This is an optimization exercise on Yosys and OpenROAD, whose aim is small area, not a production implementation.
Function was checked by simulation only, so behaviour that the tests miss may differ from the original.
Not every run is shown, and edits may drop behaviour that the tests do not exercise.

Run 1, met2 routing:
Scale bar: 200 um. Cells faint in the background.
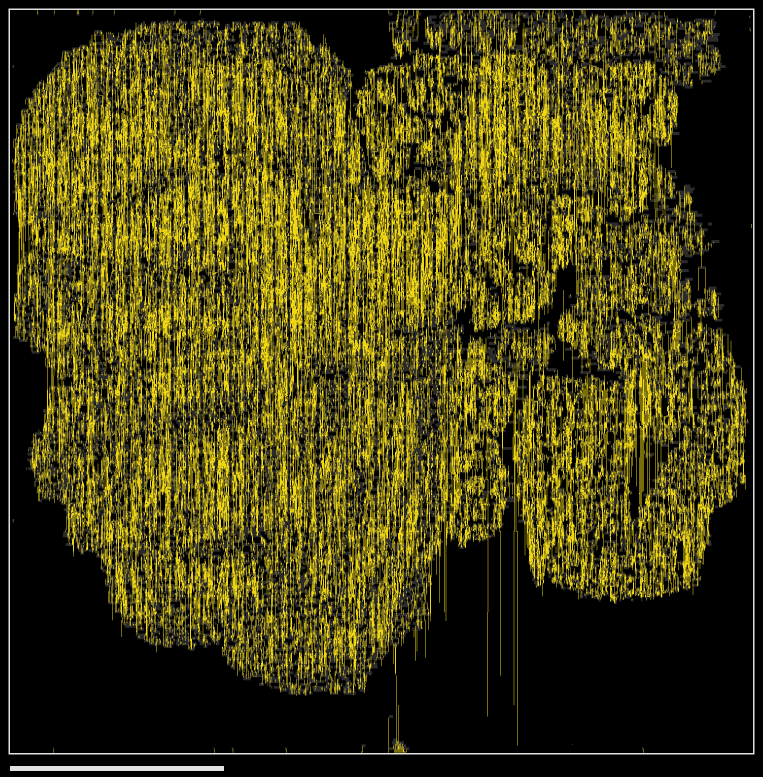
Run 1, cells colored by class:
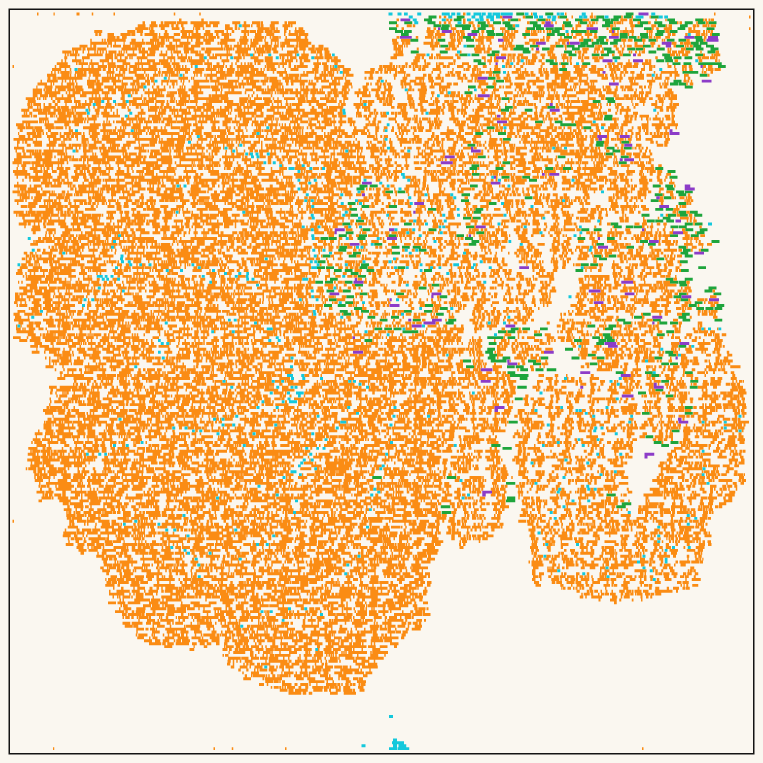
Run 1, track usage over the die:
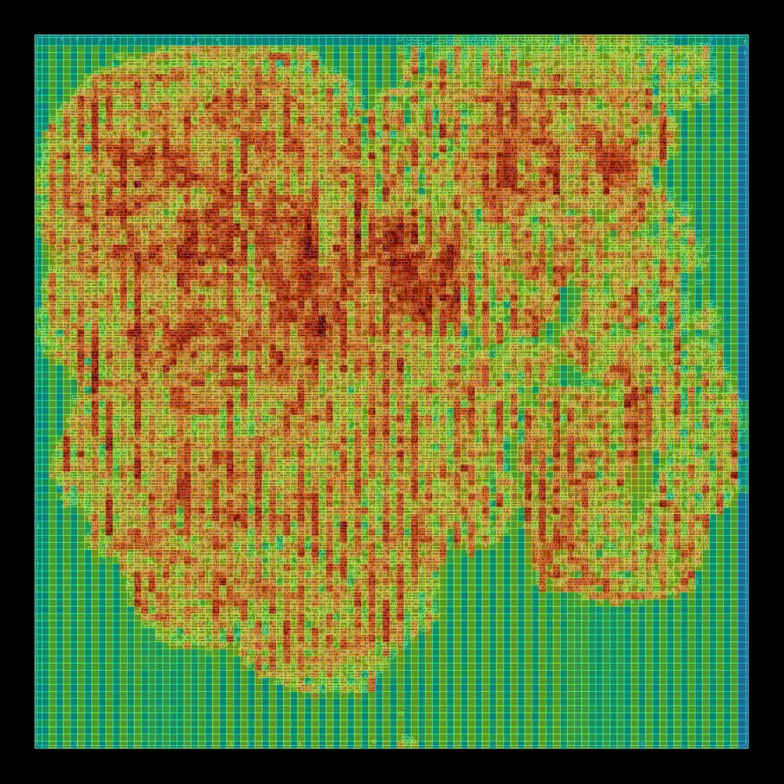
Run 1, where the registers sit:
Other sequential cells in the stronger gray, the rest of the logic in the fainter gray.
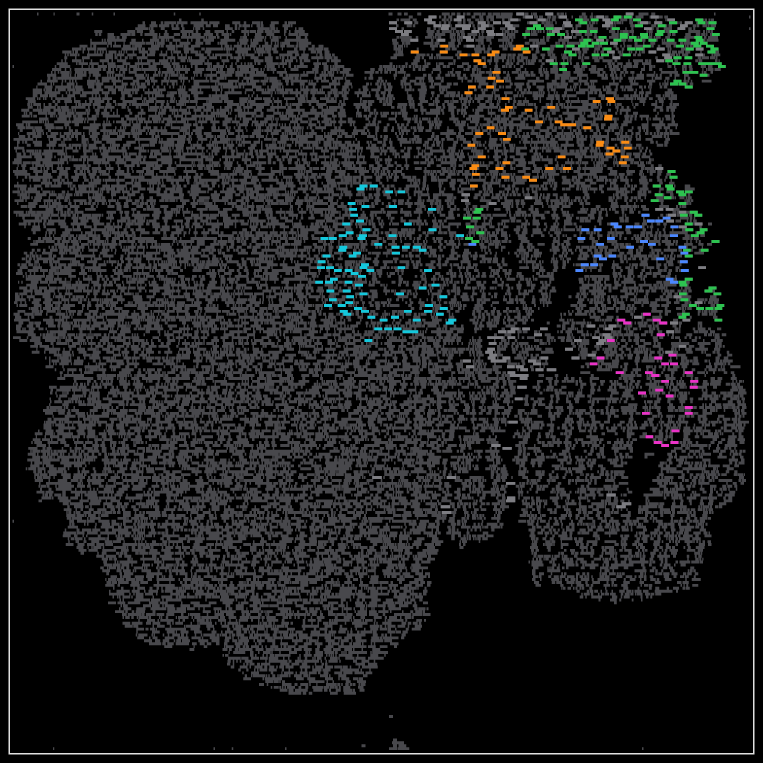
==> design/flow/design.v <==
`timescale 1ns / 1ps
module hvsync(clk, reset, data_enable, hsync, vsync, hpos, vpos);
input clk;
input reset;
output data_enable;
output reg hsync;
output reg vsync;
output reg [11:0] hpos;
output reg [11:0] vpos;
parameter HDISPLAY = 800;
parameter HFRONT = 210;
parameter HSPULSE = 23;
parameter HTOTAL = 1056;
parameter HBACK = HTOTAL - HDISPLAY - HFRONT - HSPULSE;  
parameter VDISPLAY = 480;
parameter VBOTTOM = 22;
parameter VSPULSE = 5;
parameter VTOTAL = 525;
parameter VTOP =  VTOTAL - VSPULSE - VBOTTOM - VDISPLAY;  
parameter HA_END = HDISPLAY - 1;
parameter HS_STA = HA_END + HFRONT;  
parameter HS_END = HS_STA + HSPULSE;  
parameter LINE = HTOTAL - 1;
parameter VA_END = VDISPLAY - 1;
parameter VS_STA = VA_END + VBOTTOM;  
parameter VS_END = VS_STA + VSPULSE;  
parameter SCREEN = VTOTAL - 1; 
always @(posedge clk)
begin
	hsync <= (hpos>= HS_STA && hpos< HS_END) ? 0 : 1;
	vsync <= (vpos>= VS_STA && vpos< VS_END) ? 0 : 1;
if(hpos >= LINE)
begin
	hpos<= 12'd0;
	vpos<= (vpos == SCREEN) ? 12'd0 : vpos + 12'd1;
end
else 
begin
	hpos <= hpos + 12'd1;
end
if(reset) begin
	hpos <= 12'd0;
	vpos <= 12'd0;
	hsync <= 1'b1;
	vsync <= 1'b1;
end
end
	assign data_enable = (hpos<= HA_END && vpos<= VA_END) ? 1 : 0;
endmodule
module PushButton_Debouncer(
    input clk,
    input reset,  
    input PB,   
    output reg PB_state,   
    output PB_down,   
    output PB_up    
);
parameter CNT_W = 8;
reg PB_sync_0;  always @(posedge clk) PB_sync_0 <= reset ? 1'b0 : ~PB;   
reg PB_sync_1;  always @(posedge clk) PB_sync_1 <= reset ? 1'b0 : PB_sync_0;
reg [CNT_W-1:0] PB_cnt;
wire PB_idle = (PB_state==PB_sync_1);
wire PB_cnt_max = &PB_cnt;	 
always @(posedge clk)
if(reset)
begin
    PB_cnt <= 0;
    PB_state <= 1'b0;
end
else if(PB_idle)
    PB_cnt <= 0;   
else
begin
    PB_cnt <= PB_cnt + 1'b1;   
    if(PB_cnt_max) PB_state <= ~PB_state;   
end
assign PB_down = ~PB_idle & PB_cnt_max & ~PB_state;
assign PB_up   = ~PB_idle & PB_cnt_max &  PB_state;
endmodule
module dec_to_7seg (out, in);
output [6:0] out;
input [11:0] in;
reg [6:0] out;
always @(*)
	case (in)
		0: out = 7'b1000000;
		1: out = 7'b1111001;
		2: out = 7'b0100100;
		3: out = 7'b0110000;
		4: out = 7'b0011001;
		5: out = 7'b0010010;
		6: out = 7'b0000010;
		7: out = 7'b1111000;
		8: out = 7'b0000000;
		9: out = 7'b0011000;
		default: out = 7'b1111111;
	endcase
endmodule
module sign_to_7seg (out, in);
output [6:0] out;
input [7:0] in;
reg [6:0] out;
always @(*)
	case (in)
		0: out = 7'b0111111;
		1: out = 7'b1111111;
		default: out = 7'b1111111;
	endcase
endmodule
module inp_handler(SW, GPIO_0, HEX0, HEX1, HEX2, HEX3, HEX4, HEX5, clk, reset, MTL2_R, MTL2_G, MTL2_B, MTL2_HSD,
MTL2_VSD);
input [3:0] SW;
input [35:0] GPIO_0;
output [6:0] HEX0;
output [6:0] HEX1;
output [6:0] HEX2;
output [6:0] HEX3;
output [6:0] HEX4;
output [6:0] HEX5;
input clk;
input reset;
output [7:0] MTL2_R;
output [7:0] MTL2_G;
output [7:0] MTL2_B;
output MTL2_HSD;
output MTL2_VSD;
reg [7:0] red, green, blue;
wire res=~reset;  
wire display_on;
wire [11:0] hpos;
wire [11:0] vpos;
wire clk25 = clk;
hvsync test(
	.clk(clk25),
	.reset(res),
	.data_enable(display_on),
	.hsync(MTL2_HSD),
	.vsync(MTL2_VSD),
	.hpos(hpos),
	.vpos(vpos)
);
reg graph;
integer curCoef;
integer shiftX;
localparam integer shiftY = 240;
localparam [11:0] t = 500;
reg signed [16:0] x;
reg signed [36:0] y;
reg signed [16:0] coefs [4:0];
integer i, j;
reg [11:0] nums [0:4];
wire pressed [35:0];
genvar gen;
reg signed [4:0] zoom;
reg [7:0] plus;  
generate
   for (gen = 0; gen < 36; gen = gen + 1) begin : debounce_loop
      PushButton_Debouncer dber(
			.clk(clk25),
			.reset(res),
			.PB(GPIO_0[gen]),
			.PB_up(pressed[gen])
		);
   end
	dec_to_7seg conv0 (
		.out(HEX0), 
		.in(nums[0])
	);
	dec_to_7seg conv1 (
		.out(HEX1), 
		.in(nums[1])
	);
	dec_to_7seg conv2 (
		.out(HEX2), 
		.in(nums[2])
	);
	dec_to_7seg conv3 (
		.out(HEX3), 
		.in(nums[3])
	);
	dec_to_7seg conv4 (
		.out(HEX4), 
		.in(nums[4])
	);
	sign_to_7seg sign_conv (
		.out(HEX5),
		.in(plus)
	);
endgenerate
reg signed [16:0] buff;
function reg signed [36:0] poly(input reg signed [16:0] x, a4, a3, a2, a1, a0);
    begin
        poly = ((((a4 * x + a3) * x) + a2) * x + a1)*x + a0; 
    end
endfunction
always @(posedge clk25) begin
	if (res) begin
	graph = 0;
	curCoef = 0;
	shiftX = 400;
	zoom = 1;
	plus <= 1;
	for (j = 0; j < 5; j=j+1) begin
		coefs[j] = 0;
		nums[j] = 0;
	end
	buff = 0;
	x <= 0;
	y <= 0;
	red <= 8'h00;
	green <= 8'h00;
	blue <= 8'h00;
	end
	else begin
	x <= (hpos - shiftX) / zoom;
	y <= shiftY - vpos;
	red <= 8'hcc;
	green <= 8'hcc;
	blue <= 8'hcc;
	if (pressed[33]) begin  
		coefs[curCoef] = nums[0] + nums[1] * 10 + nums[2] * 100 + nums[3] * 1000 + nums[4] * 10000;
		if (plus == 0) coefs[curCoef] = coefs[curCoef] * -1;
		graph = ~graph;
	end
	if (graph) begin
		if (pressed[34])  
			shiftX = shiftX + 10;
		if (pressed[35])  
			shiftX = shiftX - 10;	
		if ((x === 0 || y === 0) && display_on) begin
			red <= 8'h00;
			green <= 8'h00;
			blue <= 8'h00;
		end
		if (pressed[29] && zoom < 5)
			zoom = zoom * 2;
		else if (pressed[31] && zoom > 1)
			zoom = zoom / 2;
		if ((x % 10 === 0 && y > -4 && 4 > y))begin
			red <= 8'h00;
			green <= 8'h00;
			blue <= 8'h00;
		end
		if ((x % 100 === 0 && y > -10 && 10 > y))begin
			red <= 8'h00;
			green <= 8'h00;
			blue <= 8'h00;
		end
		if ((y % 10 === 0 && x > -4 && 4 > x))begin
			red <= 8'h00;
			green <= 8'h00;
			blue <= 8'h00;
		end
		if ((y % 100 === 0 && x > -10 && 10 > x))begin
			red <= 8'h00;
			green <= 8'h00;
			blue <= 8'h00;
		end
		if ((y >= poly(x, coefs[4], coefs[3], coefs[2], coefs[1], coefs[0]) 
				&& poly(x + 1, coefs[4], coefs[3], coefs[2], coefs[1], coefs[0]) >= y)
				||	 (poly(x, coefs[4], coefs[3], coefs[2], coefs[1], coefs[0]) >= y 
				&& y >= poly(x + 1, coefs[4], coefs[3], coefs[2], coefs[1], coefs[0]))) begin
					red <= 8'hcc;
					green <= 8'h00;
					blue <= 8'h00;
		end
	end
	else begin
		if (pressed[30]) begin  
			if (plus == 0) begin plus <= 1; end
			else begin plus <= 0; end
		end
		if (pressed[34] && curCoef > 0) begin  
			coefs[curCoef] = nums[0] + nums[1] * 10 + nums[2] * 100 + nums[3] * 1000 + nums[4] * 10000;  
			if (plus == 0) coefs[curCoef] = coefs[curCoef] * -1;  
			curCoef = curCoef - 1;  
			buff = coefs[curCoef];
			if (buff < 0) begin
				plus <= 0;
				buff = buff * -1;
			end
			else begin  
				plus <= 1;
			end
			nums[0] = buff % 10;
			buff = buff / 10;
			nums[1] = buff % 10;
			buff = buff / 10;
			nums[2] = buff % 10;
			buff = buff / 10;
			nums[3] = buff % 10;
			buff = buff / 10;
			nums[4] = buff % 10;
		end
		else if (pressed[35] && curCoef < 4) begin  
			coefs[curCoef] = nums[0] + nums[1] * 10 + nums[2] * 100 + nums[3] * 1000 + nums[4] * 10000;
			if (plus == 0) coefs[curCoef] = coefs[curCoef] * -1;
			curCoef = curCoef + 1;
			buff = coefs[curCoef];
			if (buff < 0) begin
				plus <= 0;
				buff = buff * -1;
			end
			else begin  
				plus <= 1;
			end
			nums[0] = buff % 10;
			buff = buff / 10;
			nums[1] = buff % 10;
			buff = buff / 10;
			nums[2] = buff % 10;
			buff = buff / 10;
			nums[3] = buff % 10;
			buff = buff / 10;
			nums[4] = buff % 10;
		end
		else if (hpos < t) begin
			red <= 8'h00;
			green <= 8'hcc;
			blue <= 8'h00;
		end
		else begin
			red <= 8'hcc;
			green <= 8'hcc;
			blue <= 8'hcc;
		end
		for (i = 0; i < 5; i=i+1) begin  
			if (hpos >= 20 + i*80 && vpos >= 20 &&
				56 + i*80 >= hpos && 80 >= vpos && display_on) begin
				red <= 8'h00;
				green <= 8'h00;
				blue <= 8'h00;
			end
		end
		if (hpos >= 20 + curCoef*80 && vpos >= 20 &&  
			56 + curCoef*80 >= hpos && 80 >= vpos && display_on) begin
			red <= 8'hcc;
			green <= 8'h00;
			blue <= 8'h00;
		end
		for (i = 0; i < 5; i=i+1) begin  
			if (i == 0) begin  
				if (hpos >= 32 + i*80 && vpos >= 32 &&
					44 + i*80 >= hpos && 68 >= vpos && display_on) begin
					red <= 8'h00;
					green <= 8'hcc;
					blue <= 8'h00;
				end
			end
			if (i == 1) begin  
				if (hpos >= 20 + i*80 && vpos >= 20 &&
					32 + i*80 >= hpos && 80 >= vpos && display_on) begin
					red <= 8'h00;
					green <= 8'hcc;
					blue <= 8'h00;
				end
				if (hpos >= 44 + i*80 && vpos >= 20 &&
					56 + i*80 >= hpos && 80 >= vpos && display_on) begin
					red <= 8'h00;
					green <= 8'hcc;
					blue <= 8'h00;
				end
			end
			if (i == 2) begin  
				if (hpos >= 20 + i*80 && vpos >= 32 &&
					44 + i*80 >= hpos && 44 >= vpos && display_on) begin
					red <= 8'h00;
					green <= 8'hcc;
					blue <= 8'h00;
				end
				if (hpos >= 32 + i*80 && vpos >= 56 &&
					68 + i*80 >= hpos && 68 >= vpos && display_on) begin
					red <= 8'h00;
					green <= 8'hcc;
					blue <= 8'h00;
				end
			end
			if (i == 3) begin  
				if (hpos >= 20 + i*80 && vpos >= 32 &&
					44 + i*80 >= hpos && 44 >= vpos && display_on) begin
					red <= 8'h00;
					green <= 8'hcc;
					blue <= 8'h00;
				end
				if (hpos >= 20 + i*80 && vpos >= 56 &&
					44 + i*80 >= hpos && 68 >= vpos && display_on) begin
					red <= 8'h00;
					green <= 8'hcc;
					blue <= 8'h00;
				end
			end
			if (i == 4) begin  
				if (hpos >= 32 + i*80 && vpos >= 20 &&
					44 + i*80 >= hpos && 44 >= vpos && display_on) begin
					red <= 8'h00;
					green <= 8'hcc;
					blue <= 8'h00;
				end
				if (hpos >= 20 + i*80 && vpos >= 56 &&
					44 + i*80 >= hpos && 80 >= vpos && display_on) begin
					red <= 8'h00;
					green <= 8'hcc;
					blue <= 8'h00;
				end
			end
		end
		if (pressed[32]) begin  
			nums[0] = nums[1];
			nums[1] = nums[2];
			nums[2] = nums[3];
			nums[3] = nums[4];
			nums[4] = 0;
		end
		if (nums[4] != 0) begin
		end
		else begin  
			if (pressed[0]) begin
				nums[4] = nums[3];
				nums[3] = nums[2];
				nums[2] = nums[1];
				nums[1] = nums[0];
				nums[0] = 0;
			end
			else if (pressed[1]) begin
				nums[4] = nums[3];
				nums[3] = nums[2];
				nums[2] = nums[1];
				nums[1] = nums[0];
				nums[0] = 1;
			end
			else if (pressed[2]) begin
				nums[4] = nums[3];
				nums[3] = nums[2];
				nums[2] = nums[1];
				nums[1] = nums[0];
				nums[0] = 2;
			end
			else if (pressed[3]) begin
				nums[4] = nums[3];
				nums[3] = nums[2];
				nums[2] = nums[1];
				nums[1] = nums[0];
				nums[0] = 3;
			end
			else if (pressed[4]) begin
				nums[4] = nums[3];
				nums[3] = nums[2];
				nums[2] = nums[1];
				nums[1] = nums[0];
				nums[0] = 4;
			end
			else if (pressed[5]) begin
				nums[4] = nums[3];
				nums[3] = nums[2];
				nums[2] = nums[1];
				nums[1] = nums[0];
				nums[0] = 5;
			end
			else if (pressed[6]) begin
				nums[4] = nums[3];
				nums[3] = nums[2];
				nums[2] = nums[1];
				nums[1] = nums[0];
				nums[0] = 6;
			end
			else if (pressed[7]) begin
				nums[4] = nums[3];
				nums[3] = nums[2];
				nums[2] = nums[1];
				nums[1] = nums[0];
				nums[0] = 7;
			end
			else if (pressed[8]) begin
				nums[4] = nums[3];
				nums[3] = nums[2];
				nums[2] = nums[1];
				nums[1] = nums[0];
				nums[0] = 8;
			end
			else if (pressed[9]) begin
				nums[4] = nums[3];
				nums[3] = nums[2];
				nums[2] = nums[1];
				nums[1] = nums[0];
				nums[0] = 9;
			end
		end
	end
	end
end
assign MTL2_R=red;
assign MTL2_G=green;
assign MTL2_B=blue;
endmodule
==> design/flow/run.sh <==
#!/bin/bash
# synth_recipe.tcl (not shown) runs the flow's synth.tcl, then flattens the netlist and writes it again
# the make line also repeats each setting of config.mk as NAME=value (left out here)
make -C /OpenROAD-flow-scripts/flow DESIGN_CONFIG=/design/flow/config.mk WORK_HOME=/design/flow/orfs CLKGATE_MAP_FILE= SYNTH_SCRIPT=/design/flow/synth_recipe.tcl finish
==> design/flow/config.mk <==
export PLATFORM = sky130hd
export DESIGN_NAME = inp_handler
export DESIGN_NICKNAME = inp_handler
export VERILOG_FILES = /design/flow/design.v
export SDC_FILE = /design/flow/constraint.sdc
export NUM_CORES = 8
export LEC_CHECK = 0
export CAP_MARGIN = 20
export CORE_MARGIN = 2
export CORE_UTILIZATION = 40
export SLEW_MARGIN = 20
==> design/flow/constraint.sdc <==
create_clock -name core_clock -period 80.0 [get_ports {clk}]
set_input_delay 16.0000 -clock core_clock [delete_from_list [all_inputs] [get_ports {clk}]]
set_output_delay 16.0000 -clock core_clock [all_outputs]
set_load 0.01 [all_outputs]
==> impl_metrics.yaml, run 1 <==
routing:
  wirelength_mm: 580
  vias: 160000
  vias_per_cell: 5.41
sta:
  hold_viol: 0
  setup_violations: 0
  min_period_ns: 73.42
flow_run:
  drv_cap: 0
finish:
  finalInstanceArea_mm2: 0.202
  drive_above_1_share_pct: 4.91
  syn_to_final_growth_pct: 6.29
clock_network:
  cts_tree: "done"
  cts_htree_levels: 3
  clock-root-buffer: "clkbuf_16"
  clkTransAtPathRegs_ns: 0.08
  cts_hold_repair.buffers: 0
  clock_path_buffers: 3
status:
  status: "timing/DRC/antenna clean"
worst_setup_path:
  slowest_stage: "or4_4"
  worst-path-max-fanout: 17
  path_class: "register to register"
  cpMostUsedCell: "o21a_1"
  crit_required_ns: 80.56
yosys:
  synth_commonest_cells: "inv_1, fa_1, nand2_1"
  synth.most_common_cell: "inv_1"
  post-synth-top-area-cell: "fa_1"
  synthTopCellsByArea: "fa_1, ha_1, inv_1, dfxtp_1, and2_1"
  synth.avg_cell_area_um2: 8.05
global_route:
  grt_overflow: 0
  grt_pass1_vias: 162000
  grt_usage_pct: 24.1
placement:
  gp_congestion: 0.941
  place_area_mm2: 0.199
  portBuffers: 68
  dp_hpwl_mm: 460
die:
  io-pin-count: 110
  dieArea_mm2: 0.481
  coreArea_mm2: 0.474
  num_rows: 253
min_path:
  holdCritPathClass: "register to register"
-- 'met2 routing' (at the start) --
- share of all routed wire: 47%
- wire length on this layer: 270 mm

-- 'cells colored by class' (at the start) --
- other buffers and delay cells: cyan (cells 572; share of their area 2.3%)
- clock drivers and dummy loads: purple (cells 122; share of their area 1.2%)
- flip-flops: green (cells 496; share of their area 5.1%)
- all other logic: orange (cells 22068; share of their area 91%)

-- 'track usage over the die' (at the start) --
most used routing layer: met2
M3 GR Usage: 2.81%
met2 usage: 40.0%

-- 'where the registers sit' (at the start) --
- nums: orange (sequential cells 60)
- shiftX: magenta (sequential cells 31; where east)
- debounce_loop.dber.PB_cnt: green (sequential cells 136)
- curCoef: blue (sequential cells 32)
- coefs: cyan (sequential cells 85)
- not colored: 152

## run 1: area by class of cell
type / instances / area [um2] / share of cell area (%)
Clock inverter: 37 / 504 / 0.250
Sequential cell: 496 / 9990 / 4.95
Multi-Input combinational cell: 17800 / 161000 / 79.9
Antenna cell: 4 / 10.0 / 0.00495
Inverter: 4239 / 15900 / 7.88
Clock buffer: 85 / 1800 / 0.893
Tap cell: 6247 / 7820 / 3.87
Timing Repair Buffer: 572 / 4480 / 2.22
## run 1: final timing paths
check | from | end | slack, ns | cells past startpoint
max | test.hpos[1] | x[0] | 6.58 | 343
min | debounce_loop[1].dber.PB_sync_0 | debounce_loop[1].dber.PB_sync_1 | 0.43 | 1
max reg2reg | test.hpos[1] | x[0] | 6.58 | 343
min reg2reg | debounce_loop[1].dber.PB_sync_0 | debounce_loop[1].dber.PB_sync_1 | 0.43 | 1
## run 1: per-layer routing
metal	vias to the layer above	track usage (%)	wire, um
met4	4	8.88	25200
met3	884	2.81	34100
met1	80200	32.4	250000
li1	74200	-	-
met2	4396	40.0	270000
met5	-	0	22
## run 1: metrics by stage
step,util [%],cells,TNS [ns]
finish,42.6,29500,0
detailed placement,42.0,29400,0
global route,42.6,29500,-0.180
floorplan,-,23600,0
global placement,42.0,29400,0
CTS,42.5,29500,0
## run 1: placed cells by master (no fill, tap or decap), types with 47 or more instances in the layout
master           instances
and3_1                 140
or2_2                  103
o21ai_0                613
o21ai_1                 57
a31oi_1                158
or3_1                  143
ha_1                  1409
o22ai_1                 80
nor2b_1                191
nand4_1                140
nand3_1                394
o21a_1                 171
a21o_1                 124
o211ai_1               147
a22oi_1                 60
o31ai_1                100
a211oi_1               144
buf_4                  501
mux2i_1                181
o21bai_1               279
mux2_2                  99
nand2b_1               180
clkdlybuf4s50_1         67
clkbuf_16               67
xor2_1                 324
xnor2_1                919
inv_1                 4224
nor2_1                2198
dfxtp_1                477
nor3_1                 318
or4_1                   47
and4_1                  47
fa_1                  3298
and2_1                1396
nor4_1                  97
a21oi_1               1035
nand2_1               2226
## run 1: flip-flops by register name, summed over array words and instances, names as in the netlist, 31 cells and up, named ones only
signal	flops
coefs	85
curCoef	32
debounce_loop.dber.PB_cnt	136
nums	60
shiftX	31
## run 1: cell families (layout without fill, tap and decap cells)
kind of cell,Yosys count,after routing,synth area share (%)
compound gates,3637,3637,12.6
xor+xnor,1306,1306,6.03
fa+ha+maj,4732,4732,44.1
buf+inv,5289,4933,10.5
flops,496,496,5.22
mux,299,299,1.65
other cells,2,23,0.00395
simple gates,7836,7836,19.9
## run 1: worst reg2reg max path, delay by kind of cell (launching register included)
| kind | cells | cell delay (ns) |
|---|---|---|
| and+or+nand+nor | 126 | 27.20 |
| xor gates and xnor gates | 1 | 0.14 |
| adders and majority gates | 34 | 9.90 |
| AOI/OAI and AO/OA | 158 | 30.38 |
| buffers and inverters | 15 | 2.69 |
| DFF | 1 | 0.33 |
| muxes | 9 | 2.60 |
## run 1: timing repair
item	in CTS	in global routing
setup endpoints to repair	0	3
gates resized for setup	0	66
buffers inserted	0	25
--- run 2: outline of the changes from run 1 ---
design/flow/design.v: 494 -> 5586 lines; modules unchanged: 0
  hvsync: edited, 48 -> 24 lines
  PushButton_Debouncer: edited, 30 -> 20 lines
  dec_to_7seg: edited, 19 -> 19 lines
  sign_to_7seg: edited, 11 -> 5 lines
  inp_handler: edited, 385 -> 241 lines
  polyeval: new, 5277 lines
==> module inp_handler as of run 2 <==
module inp_handler(SW, GPIO_0, HEX0, HEX1, HEX2, HEX3, HEX4, HEX5, clk, reset, MTL2_R, MTL2_G, MTL2_B, MTL2_HSD,
MTL2_VSD);
input [3:0] SW;
input [35:0] GPIO_0;
output [6:0] HEX0;
output [6:0] HEX1;
output [6:0] HEX2;
output [6:0] HEX3;
output [6:0] HEX4;
output [6:0] HEX5;
input clk;
input reset;
output [7:0] MTL2_R;
output [7:0] MTL2_G;
output [7:0] MTL2_B;
output MTL2_HSD;
output MTL2_VSD;
wire rst = ~reset;  
wire [10:0] hpos;
wire [9:0] vd, vpos;
hvsync raster(.clk(clk), .rst(rst), .hpos(hpos), .vd(vd), .vpos(vpos),
	.hsync(MTL2_HSD), .vsync(MTL2_VSD));
wire display_on = (hpos <= 11'd799) && (vpos <= 10'd479);
wire [35:0] pressed;
genvar gk;
generate
	for (gk = 0; gk < 36; gk = gk + 1) begin : debounce_loop
		if (gk <= 9 || gk >= 29) begin : used
			PushButton_Debouncer dber(.clk(clk), .rst(rst), .PB(GPIO_0[gk]), .PB_up(pressed[gk]));
		end else begin : unused
			assign pressed[gk] = 1'b0;
		end
	end
endgenerate
reg graph;
reg [2:0] cur;
reg plus;
reg [3:0] n0, n1, n2, n3, n4;         
reg [16:0] C0, C1, C2, C3, C4;         
reg [1:0] zs;                          
reg [1:0] zsd;                         
reg [19:0] dd;                         
reg evL, evR;                          
reg rr, gg;                            
function [4:0] sdig(input [3:0] c);
	sdig = (c[3] & (c[2] | c[1])) ? {1'b1, c} : {1'b0, c};
endfunction
function ext(input [3:0] c);
	ext = c[3] & (c[2] | c[1]);
endfunction
function [16:0] storeval(input [3:0] c0, input [3:0] c1, input [3:0] c2, input [3:0] c3,
	input [3:0] c4, input p);
	reg [16:0] s, v0, v1, v2, v3, v4;
	reg [4:0] e;
	begin
		e = {4'd0, ext(c0)} + (ext(c1) ? 5'd10 : 5'd0) + (ext(c2) ? 5'd4 : 5'd0)
			+ (ext(c3) ? 5'd8 : 5'd0) + (ext(c4) ? 5'd16 : 5'd0);
		v0 = {{12{ext(c0)}}, sdig(c0)};
		v1 = {{12{ext(c1)}}, sdig(c1)};
		v2 = {{12{ext(c2)}}, sdig(c2)};
		v3 = {{12{ext(c3)}}, sdig(c3)};
		v4 = {{12{ext(c4)}}, sdig(c4)};
		s = v0 + v1 * 17'd10 + v2 * 17'd100 + v3 * 17'd1000 + v4 * 17'd10000 + {e, 12'd0};
		storeval = p ? s : 17'd0 - s;
	end
endfunction
wire gp = graph ^ pressed[33];         
wire mvL = ~gp & pressed[34] & (cur != 3'd0);
wire mvR = ~gp & ~mvL & pressed[35] & (cur != 3'd4);
wire mv = mvL | mvR;
wire [2:0] curN = mvL ? cur - 3'd1 : mvR ? cur + 3'd1 : cur;
reg [16:0] rc;
always @(*)
	case (curN)
		3'd0: rc = C0;
		3'd1: rc = C1;
		3'd2: rc = C2;
		3'd3: rc = C3;
		default: rc = C4;
	endcase
wire rneg = rc[16];
wire [16:0] rabs = rneg ? 17'd0 - rc : rc;
reg [3:0] b0, b1, b2, b3, b4;
reg [35:0] dab;
integer k;
always @(*) begin
	dab = {20'd0, rabs[15:0]};
	for (k = 0; k < 16; k = k + 1) begin
		if (dab[19:16] >= 5) dab[19:16] = dab[19:16] + 4'd3;
		if (dab[23:20] >= 5) dab[23:20] = dab[23:20] + 4'd3;
		if (dab[27:24] >= 5) dab[27:24] = dab[27:24] + 4'd3;
		if (dab[31:28] >= 5) dab[31:28] = dab[31:28] + 4'd3;
		dab = dab << 1;
	end
	if (rc == 17'h10000) begin
		b0 = 4'd10; b1 = 4'd13; b2 = 4'd11; b3 = 4'd11; b4 = 4'd10;
	end else begin
		b0 = dab[19:16]; b1 = dab[23:20]; b2 = dab[27:24]; b3 = dab[31:28]; b4 = dab[35:32];
	end
end
reg plusN;
reg [3:0] d0, d1, d2, d3, d4;
always @(*) begin
	if (gp) begin
		plusN = plus;
		{d4, d3, d2, d1, d0} = {n4, n3, n2, n1, n0};
	end else begin
		if (mv) begin
			plusN = ~rneg;
			{d4, d3, d2, d1, d0} = {b4, b3, b2, b1, b0};
		end else begin
			plusN = pressed[30] ? ~plus : plus;
			{d4, d3, d2, d1, d0} = {n4, n3, n2, n1, n0};
		end
		if (pressed[32])
			{d4, d3, d2, d1, d0} = {4'd0, d4, d3, d2, d1};
		if (d4 == 4'd0) begin
			if (pressed[0]) {d4, d3, d2, d1, d0} = {d3, d2, d1, d0, 4'd0};
			else if (pressed[1]) {d4, d3, d2, d1, d0} = {d3, d2, d1, d0, 4'd1};
			else if (pressed[2]) {d4, d3, d2, d1, d0} = {d3, d2, d1, d0, 4'd2};
			else if (pressed[3]) {d4, d3, d2, d1, d0} = {d3, d2, d1, d0, 4'd3};
			else if (pressed[4]) {d4, d3, d2, d1, d0} = {d3, d2, d1, d0, 4'd4};
			else if (pressed[5]) {d4, d3, d2, d1, d0} = {d3, d2, d1, d0, 4'd5};
			else if (pressed[6]) {d4, d3, d2, d1, d0} = {d3, d2, d1, d0, 4'd6};
			else if (pressed[7]) {d4, d3, d2, d1, d0} = {d3, d2, d1, d0, 4'd7};
			else if (pressed[8]) {d4, d3, d2, d1, d0} = {d3, d2, d1, d0, 4'd8};
			else if (pressed[9]) {d4, d3, d2, d1, d0} = {d3, d2, d1, d0, 4'd9};
		end
	end
end
wire [16:0] sv = storeval(d0, d1, d2, d3, d4, plusN);
always @(posedge clk) begin
	if (rst) begin
		graph <= 1'b0;
		cur <= 3'd0;
		plus <= 1'b1;
		{n4, n3, n2, n1, n0} <= 20'd0;
		C0 <= 17'd0; C1 <= 17'd0; C2 <= 17'd0; C3 <= 17'd0; C4 <= 17'd0;
	end else begin
		graph <= gp;
		cur <= curN;
		plus <= plusN;
		{n4, n3, n2, n1, n0} <= {d4, d3, d2, d1, d0};
		if (curN == 3'd0) C0 <= sv;
		if (curN == 3'd1) C1 <= sv;
		if (curN == 3'd2) C2 <= sv;
		if (curN == 3'd3) C3 <= sv;
		if (curN == 3'd4) C4 <= sv;
	end
end
always @(posedge clk) begin
	if (rst) begin
		zs <= 2'd0;
		dd <= 20'd655;    
		evL <= 1'b0;
		evR <= 1'b0;
	end else begin
		if (gp) begin
			if (pressed[29] && zs != 2'd3) zs <= zs + 2'd1;
			else if (pressed[31] && zs != 2'd0) zs <= zs - 2'd1;
		end
		dd <= dd + ((hpos == 11'd0) ? -20'd1055 : 20'd1) + (evR ? 20'd10 : 20'd0) - (evL ? 20'd10 : 20'd0);
		evL <= gp & pressed[34];
		evR <= gp & pressed[35];
	end
	zsd <= zs;
end
wire [16:0] x = (zsd == 2'd0) ? dd[16:0] : (zsd == 2'd1) ? dd[17:1] : (zsd == 2'd2) ? dd[18:2] : dd[19:3];
wire [9:0] y = 10'd240 - vd;
wire [36:0] P, Q;
polyeval poly(.x(x), .a0(C0), .a1(C1), .a2(C2), .a3(C3), .a4(C4), .P(P), .Q(Q));
function [1:0] cmpy(input [36:0] p, input [9:0] yy);   
	reg inr;
	begin
		inr = (p[36:9] == 28'd0) || (p[36:9] == {28{1'b1}});
		if (inr) cmpy = {{~p[9], p[8:0]} > {~yy[9], yy[8:0]}, {~p[9], p[8:0]} < {~yy[9], yy[8:0]}};
		else cmpy = {~p[36], p[36]};
	end
endfunction
wire [1:0] cp = cmpy(P, y);
wire [1:0] cq = cmpy(Q, y);
wire curve = ~(cp[1] & cq[1]) & ~(cp[0] & cq[0]);
wire signed [16:0] xs = x;
wire [7:0] xr = (x[0] ? 8'd1 : 8'd0) + (x[1] ? 8'd2 : 8'd0) + (x[2] ? 8'd4 : 8'd0) + (x[3] ? 8'd8 : 8'd0)
	+ (x[4] ? 8'd16 : 8'd0) + (x[5] ? 8'd7 : 8'd0) + (x[6] ? 8'd14 : 8'd0) + (x[7] ? 8'd3 : 8'd0)
	+ (x[8] ? 8'd6 : 8'd0) + (x[9] ? 8'd12 : 8'd0) + (x[10] ? 8'd24 : 8'd0) + (x[11] ? 8'd23 : 8'd0)
	+ (x[12] ? 8'd21 : 8'd0) + (x[13] ? 8'd17 : 8'd0) + (x[14] ? 8'd9 : 8'd0) + (x[15] ? 8'd18 : 8'd0)
	+ (x[16] ? 8'd14 : 8'd0);    
wire x25 = (xr % 25) == 0;
wire x5 = (xr % 5) == 0;
wire xm10 = ~x[0] & x5;
wire xm100 = (x[1:0] == 2'b00) & x25;
wire xa4 = (xs > -17'sd4) && (xs < 17'sd4);
wire xa10 = (xs > -17'sd10) && (xs < 17'sd10);
wire [5:0] vr = (vd[0] ? 6'd1 : 6'd0) + (vd[1] ? 6'd2 : 6'd0) + (vd[2] ? 6'd4 : 6'd0) + (vd[3] ? 6'd3 : 6'd0)
	+ (vd[4] ? 6'd1 : 6'd0) + (vd[5] ? 6'd2 : 6'd0) + (vd[6] ? 6'd4 : 6'd0) + (vd[7] ? 6'd3 : 6'd0)
	+ (vd[8] ? 6'd1 : 6'd0) + (vd[9] ? 6'd2 : 6'd0);    
wire ym10 = ~vd[0] & ((vr % 5) == 0);      
wire ym100 = (vd == 10'd40) || (vd == 10'd140) || (vd == 10'd240) || (vd == 10'd340) || (vd == 10'd440);
wire ya4 = (vd >= 10'd237) && (vd <= 10'd243);
wire ya10 = (vd >= 10'd231) && (vd <= 10'd249);
wire axis = ((x == 17'd0) || (vd == 10'd240)) && display_on;
wire tick = (xm10 & ya4) | (xm100 & ya10) | (ym10 & xa4) | (ym100 & xa10);
wire blk = axis | tick;
function inr(input [10:0] v, input [10:0] lo, input [10:0] hi);
	inr = (v >= lo) && (v <= hi);
endfunction
wire [10:0] vv = {1'b0, vd};    
wire vb = inr(vv, 20, 80);
wire box_any = vb & (inr(hpos, 20, 56) | inr(hpos, 100, 136) | inr(hpos, 180, 216)
	| inr(hpos, 260, 296) | inr(hpos, 340, 376));
wire box_cur = vb & inr(hpos, 11'd20 + {curN, 4'd0} * 5, 11'd56 + {curN, 4'd0} * 5);
wire glyph = (inr(hpos, 32, 44) & inr(vv, 32, 68))
	| (inr(hpos, 100, 112) & vb) | (inr(hpos, 124, 136) & vb)
	| (inr(hpos, 180, 204) & inr(vv, 32, 44)) | (inr(hpos, 192, 228) & inr(vv, 56, 68))
	| (inr(hpos, 260, 284) & inr(vv, 32, 44)) | (inr(hpos, 260, 284) & inr(vv, 56, 68))
	| (inr(hpos, 352, 364) & inr(vv, 20, 44)) | (inr(hpos, 340, 364) & inr(vv, 56, 80));
wire base_r = mv | (hpos >= 11'd500);
always @(posedge clk) begin
	if (rst) begin
		rr <= 1'b0;
		gg <= 1'b0;
	end else if (gp) begin
		rr <= curve | ~blk;
		gg <= ~curve & ~blk;
	end else begin
		rr <= ~glyph & (box_cur | (~box_any & base_r));
		gg <= glyph | (~box_cur & ~box_any);
	end
end
wire bb = rr & gg;
assign MTL2_R = {rr, rr, 2'b00, rr, rr, 2'b00};
assign MTL2_G = {gg, gg, 2'b00, gg, gg, 2'b00};
assign MTL2_B = {bb, bb, 2'b00, bb, bb, 2'b00};
dec_to_7seg conv0(.out(HEX0), .in(n0));
dec_to_7seg conv1(.out(HEX1), .in(n1));
dec_to_7seg conv2(.out(HEX2), .in(n2));
dec_to_7seg conv3(.out(HEX3), .in(n3));
dec_to_7seg conv4(.out(HEX4), .in(n4));
sign_to_7seg sign_conv(.out(HEX5), .in(plus));
endmodule
==> module sign_to_7seg as of run 2 <==
module sign_to_7seg (out, in);
output [6:0] out;
input in;
assign out = {in, 6'b111111};
endmodule
==> module hvsync as of run 2 <==
module hvsync(
    input clk,
    input rst,
    output reg [10:0] hpos,
    output reg [9:0] vd,
    output [9:0] vpos,
    output hsync,
    output vsync
);
wire hz = (hpos == 11'd0);
wire [9:0] vinc = (vd == 10'd524) ? 10'd0 : vd + 10'd1;
assign vpos = hz ? vinc : vd;
always @(posedge clk) begin
    if (rst) begin
        hpos <= 11'd0;
        vd <= 10'd524;
    end else begin
        hpos <= (hpos == 11'd1055) ? 11'd0 : hpos + 11'd1;
        vd <= vpos;
    end
end
assign hsync = ~(hpos >= 11'd1010 && hpos < 11'd1033);
assign vsync = ~(vd >= 10'd501 && vd < 10'd506);
endmodule
==> module dec_to_7seg as of run 2 <==
module dec_to_7seg (out, in);
output [6:0] out;
input [3:0] in;
reg [6:0] out;
always @(*)
	case (in)
		0: out = 7'b1000000;
		1: out = 7'b1111001;
		2: out = 7'b0100100;
		3: out = 7'b0110000;
		4: out = 7'b0011001;
		5: out = 7'b0010010;
		6: out = 7'b0000010;
		7: out = 7'b1111000;
		8: out = 7'b0000000;
		9: out = 7'b0011000;
		default: out = 7'b1111111;
	endcase
endmodule
==> module PushButton_Debouncer as of run 2 <==
module PushButton_Debouncer(
    input clk,
    input rst,       
    input PB,        
    output PB_up     
);
reg s0, s1, st;
reg [7:0] q;
wire idle = (st == s1);
wire last = (q == 8'h80);
wire fb = q[7] ^ q[5] ^ q[4] ^ q[3] ^ ~|q[6:0];
always @(posedge clk) begin
    s0 <= ~(rst | PB);
    s1 <= ~rst & s0;
    q <= (rst | idle) ? 8'd0 : {q[6:0], fb};
    if (rst) st <= 1'b0;
    else if (~idle & last) st <= ~st;
end
assign PB_up = ~idle & last & st;
endmodule
Run 2, cells colored by class:
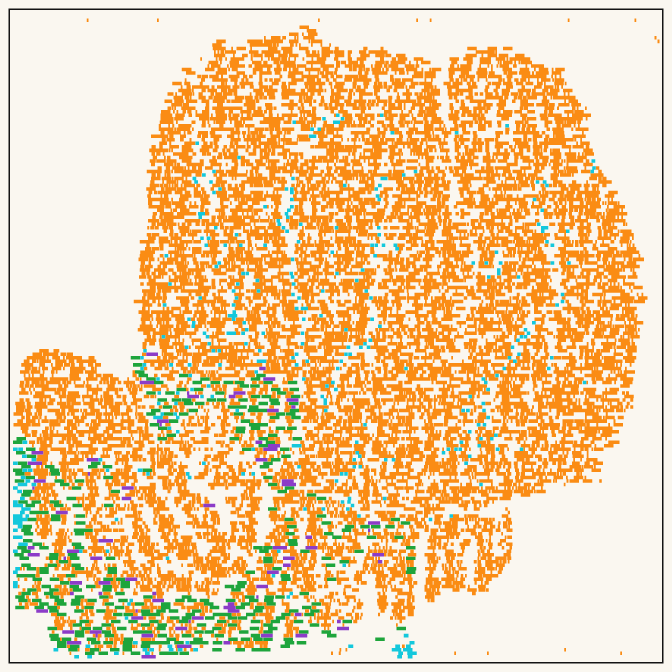
- flip-flops: green (cells 381; share of their area 7.5%)
- other buffers and delay cells: cyan (cells 358; share of their area 2.9%)
- clock drivers and dummy loads: purple (cells 76; share of their area 1.5%)
- all other logic: orange (cells 10302; share of their area 88%)
FP Rows: 183
Util after Layout: 42.5%
Core ar.: 0.249 mm2

Run 2, met2 routing:
Scale bar: 200 um. Cells faint in the background.
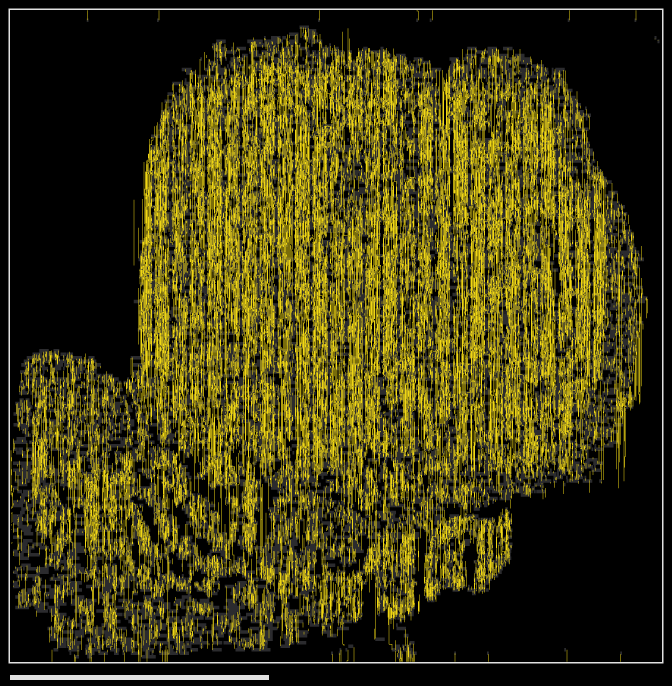
met2 usage: 43.0%
WL final: 349 mm
Vias: 84000

Run 2, where the registers sit:
Other sequential cells in the stronger gray, the rest of the logic in the fainter gray.
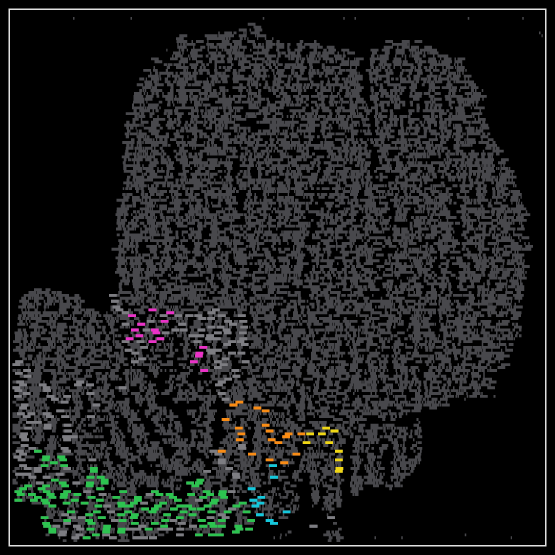
- debounce_loop.used.dber.q: green (sequential cells 136; where south-west)
- dd: orange (sequential cells 20; where south)
- C3: magenta (sequential cells 17; where west)
- raster.vd: yellow (sequential cells 10; where south)
- raster.hpos: cyan (sequential cells 11; where south)

==> impl_metrics.yaml, run 2 <==
worst_setup_path:
  rr_endpoint: "gg"
  reg2reg_from: "zsd[0]"
  worst-path-max-fanout: 33
  cpMostUsedCell: "fa_1"
  rrSetupSlack_ns: 44.60
  crit_required_ns: 80.44
clock_network:
  cts_tree: "done"
  cts_setup_buffers: 0
  clock_path_buffers: 3
  cts_htree_levels: 2
  clkTransAtPathRegs_ns: 0.06
  post_cts_resize_count: 0
  clock-root-buffer: "clkbuf_16"
sta:
  hold_viol: 0
  finalSetupTns_ns: 0
finish:
  drive_above_1_share_pct: 5.24
  finalInstanceArea_mm2: 0.106
  largest_reg_flops: 136
  top_register: "debounce_loop.used.dber.q"
  final_cell_mix: "inv_1, fa_1, xnor2_1, a22oi_1, ha_1"
  layout_commonest_cell: "inv_1"
  syn_to_final_growth_pct: 5.54
die:
  io-pin-count: 110
status:
  status: "timing/DRC/antenna clean"
min_path:
  hold_start: "zs[0]"
  holdCritPathClass: "register to register"
placement:
  dp_hpwl_mm: 254
  place_area_mm2: 0.104
  gp_congestion: 0.954
global_route:
  grt_pass1_vias: 87900
  grt_overflow: 0
  grt_usage_pct: 26.7
flow_run:
  drv_cap: 0
yosys:
  synthTopCellsByArea: "fa_1, xnor2_1, a22oi_1, inv_1, ha_1"
routing:
  vias_per_cell: 5.81
  met1Wirelength_mm: 136
==> run 2: logic make-up after synthesis <==
group | count (synthesis) | synth area share [%]
xor+xnor | 1818 | 16.0
simple gates | 1582 | 7.89
compound gates | 2307 | 16.2
buf+inv | 3156 | 12.1
fa+ha+maj | 2180 | 38.8
flops | 381 | 7.62
other cells | 2 | 0.00750
mux | 145 | 1.53
==> run 2: layout make-up <==
cell class	count	area [um2]
antenna	2	5.00
clock buffer	54	1150
clock inverter	22	380
fill	24400	143000
inverter	2252	8480
multi-input combinational	8050	81000
sequential	381	7630
tap	3330	4170
timing repair buffer	358	2920
==> run 2: stage by stage <==
stage / instances / util [%] / worst slack, ns / hold WS [ns]
final: 14400 / 42.5 / 44.60 / 0.417
after global routing: 14400 / 42.5 / 43.65 / 0.410
after CTS: 14400 / 42.5 / 45.10 / 0.404
after detailed placement: 14400 / 41.8 / 45.15 / 0.410
after global placement: 14400 / 41.8 / 45.33 / 0.398
after floorplan: 11600 / - / 47.60 / 0.364
==> run 2: worst max path at each step <==
stage                     startpoint  end  slack [ns]  cells after the start
after floorplan               zsd[0]   gg       47.60                    109
after global placement        zsd[0]   gg       45.33                     91
after detailed placement      zsd[0]   gg       45.15                     94
after CTS                     zsd[0]   gg       45.10                     94
after global routing          zsd[0]   gg       43.65                     94
final                         zsd[0]   gg       44.60                     94
==> run 2: worst reg2reg max path: cells and delay by family, from the launching register on <==
kind / cells / cell delay (ns)
AO/OA/AOI/OAI: 9 / 2.47
XOR/XNOR: 11 / 3.24
adder cells (fa/ha/maj): 56 / 26.06
buffers and inverters: 15 / 1.93
flip-flops: 1 / 1.02
AND/OR/NAND/NOR: 3 / 0.53
==> run 2: per-layer routing <==
metal / global-route usage, % / vias to the layer above
met5: 0 / -
met3: 5.28 / 1129
met1: 34.4 / 41700
li1: - / 36200
met4: 12.7 / 4
met2: 43.0 / 4863

## what the ideal ports hide
In the flow no input, the clock included, has a driving cell. The finished layouts below were timed again as built, in two steps. Step 1 sets driving cells, clkbuf_16 on the clock port and buf_2 on the other inputs (assumed; they add their load-dependent delay and slew). Step 2 times the ports against the registers' clock, not the clock port: input delays grow and output delays shrink by t, the midpoint of the rising clock arrivals with the driver on. a / b / c = no drivers / after step 1 / after step 2; a / b = the first two.
run	shift t [ns]	slack for setup (ns)	clock arrival spread, ns	pins driven straight from the clock port
run 1	0.772	6.581 / 6.581 / 6.581	0.046 / 0.046	1
run 2	0.645	44.602 / 44.602 / 44.602	0.035 / 0.035	1
After both steps setup and hold are still met in every run listed.
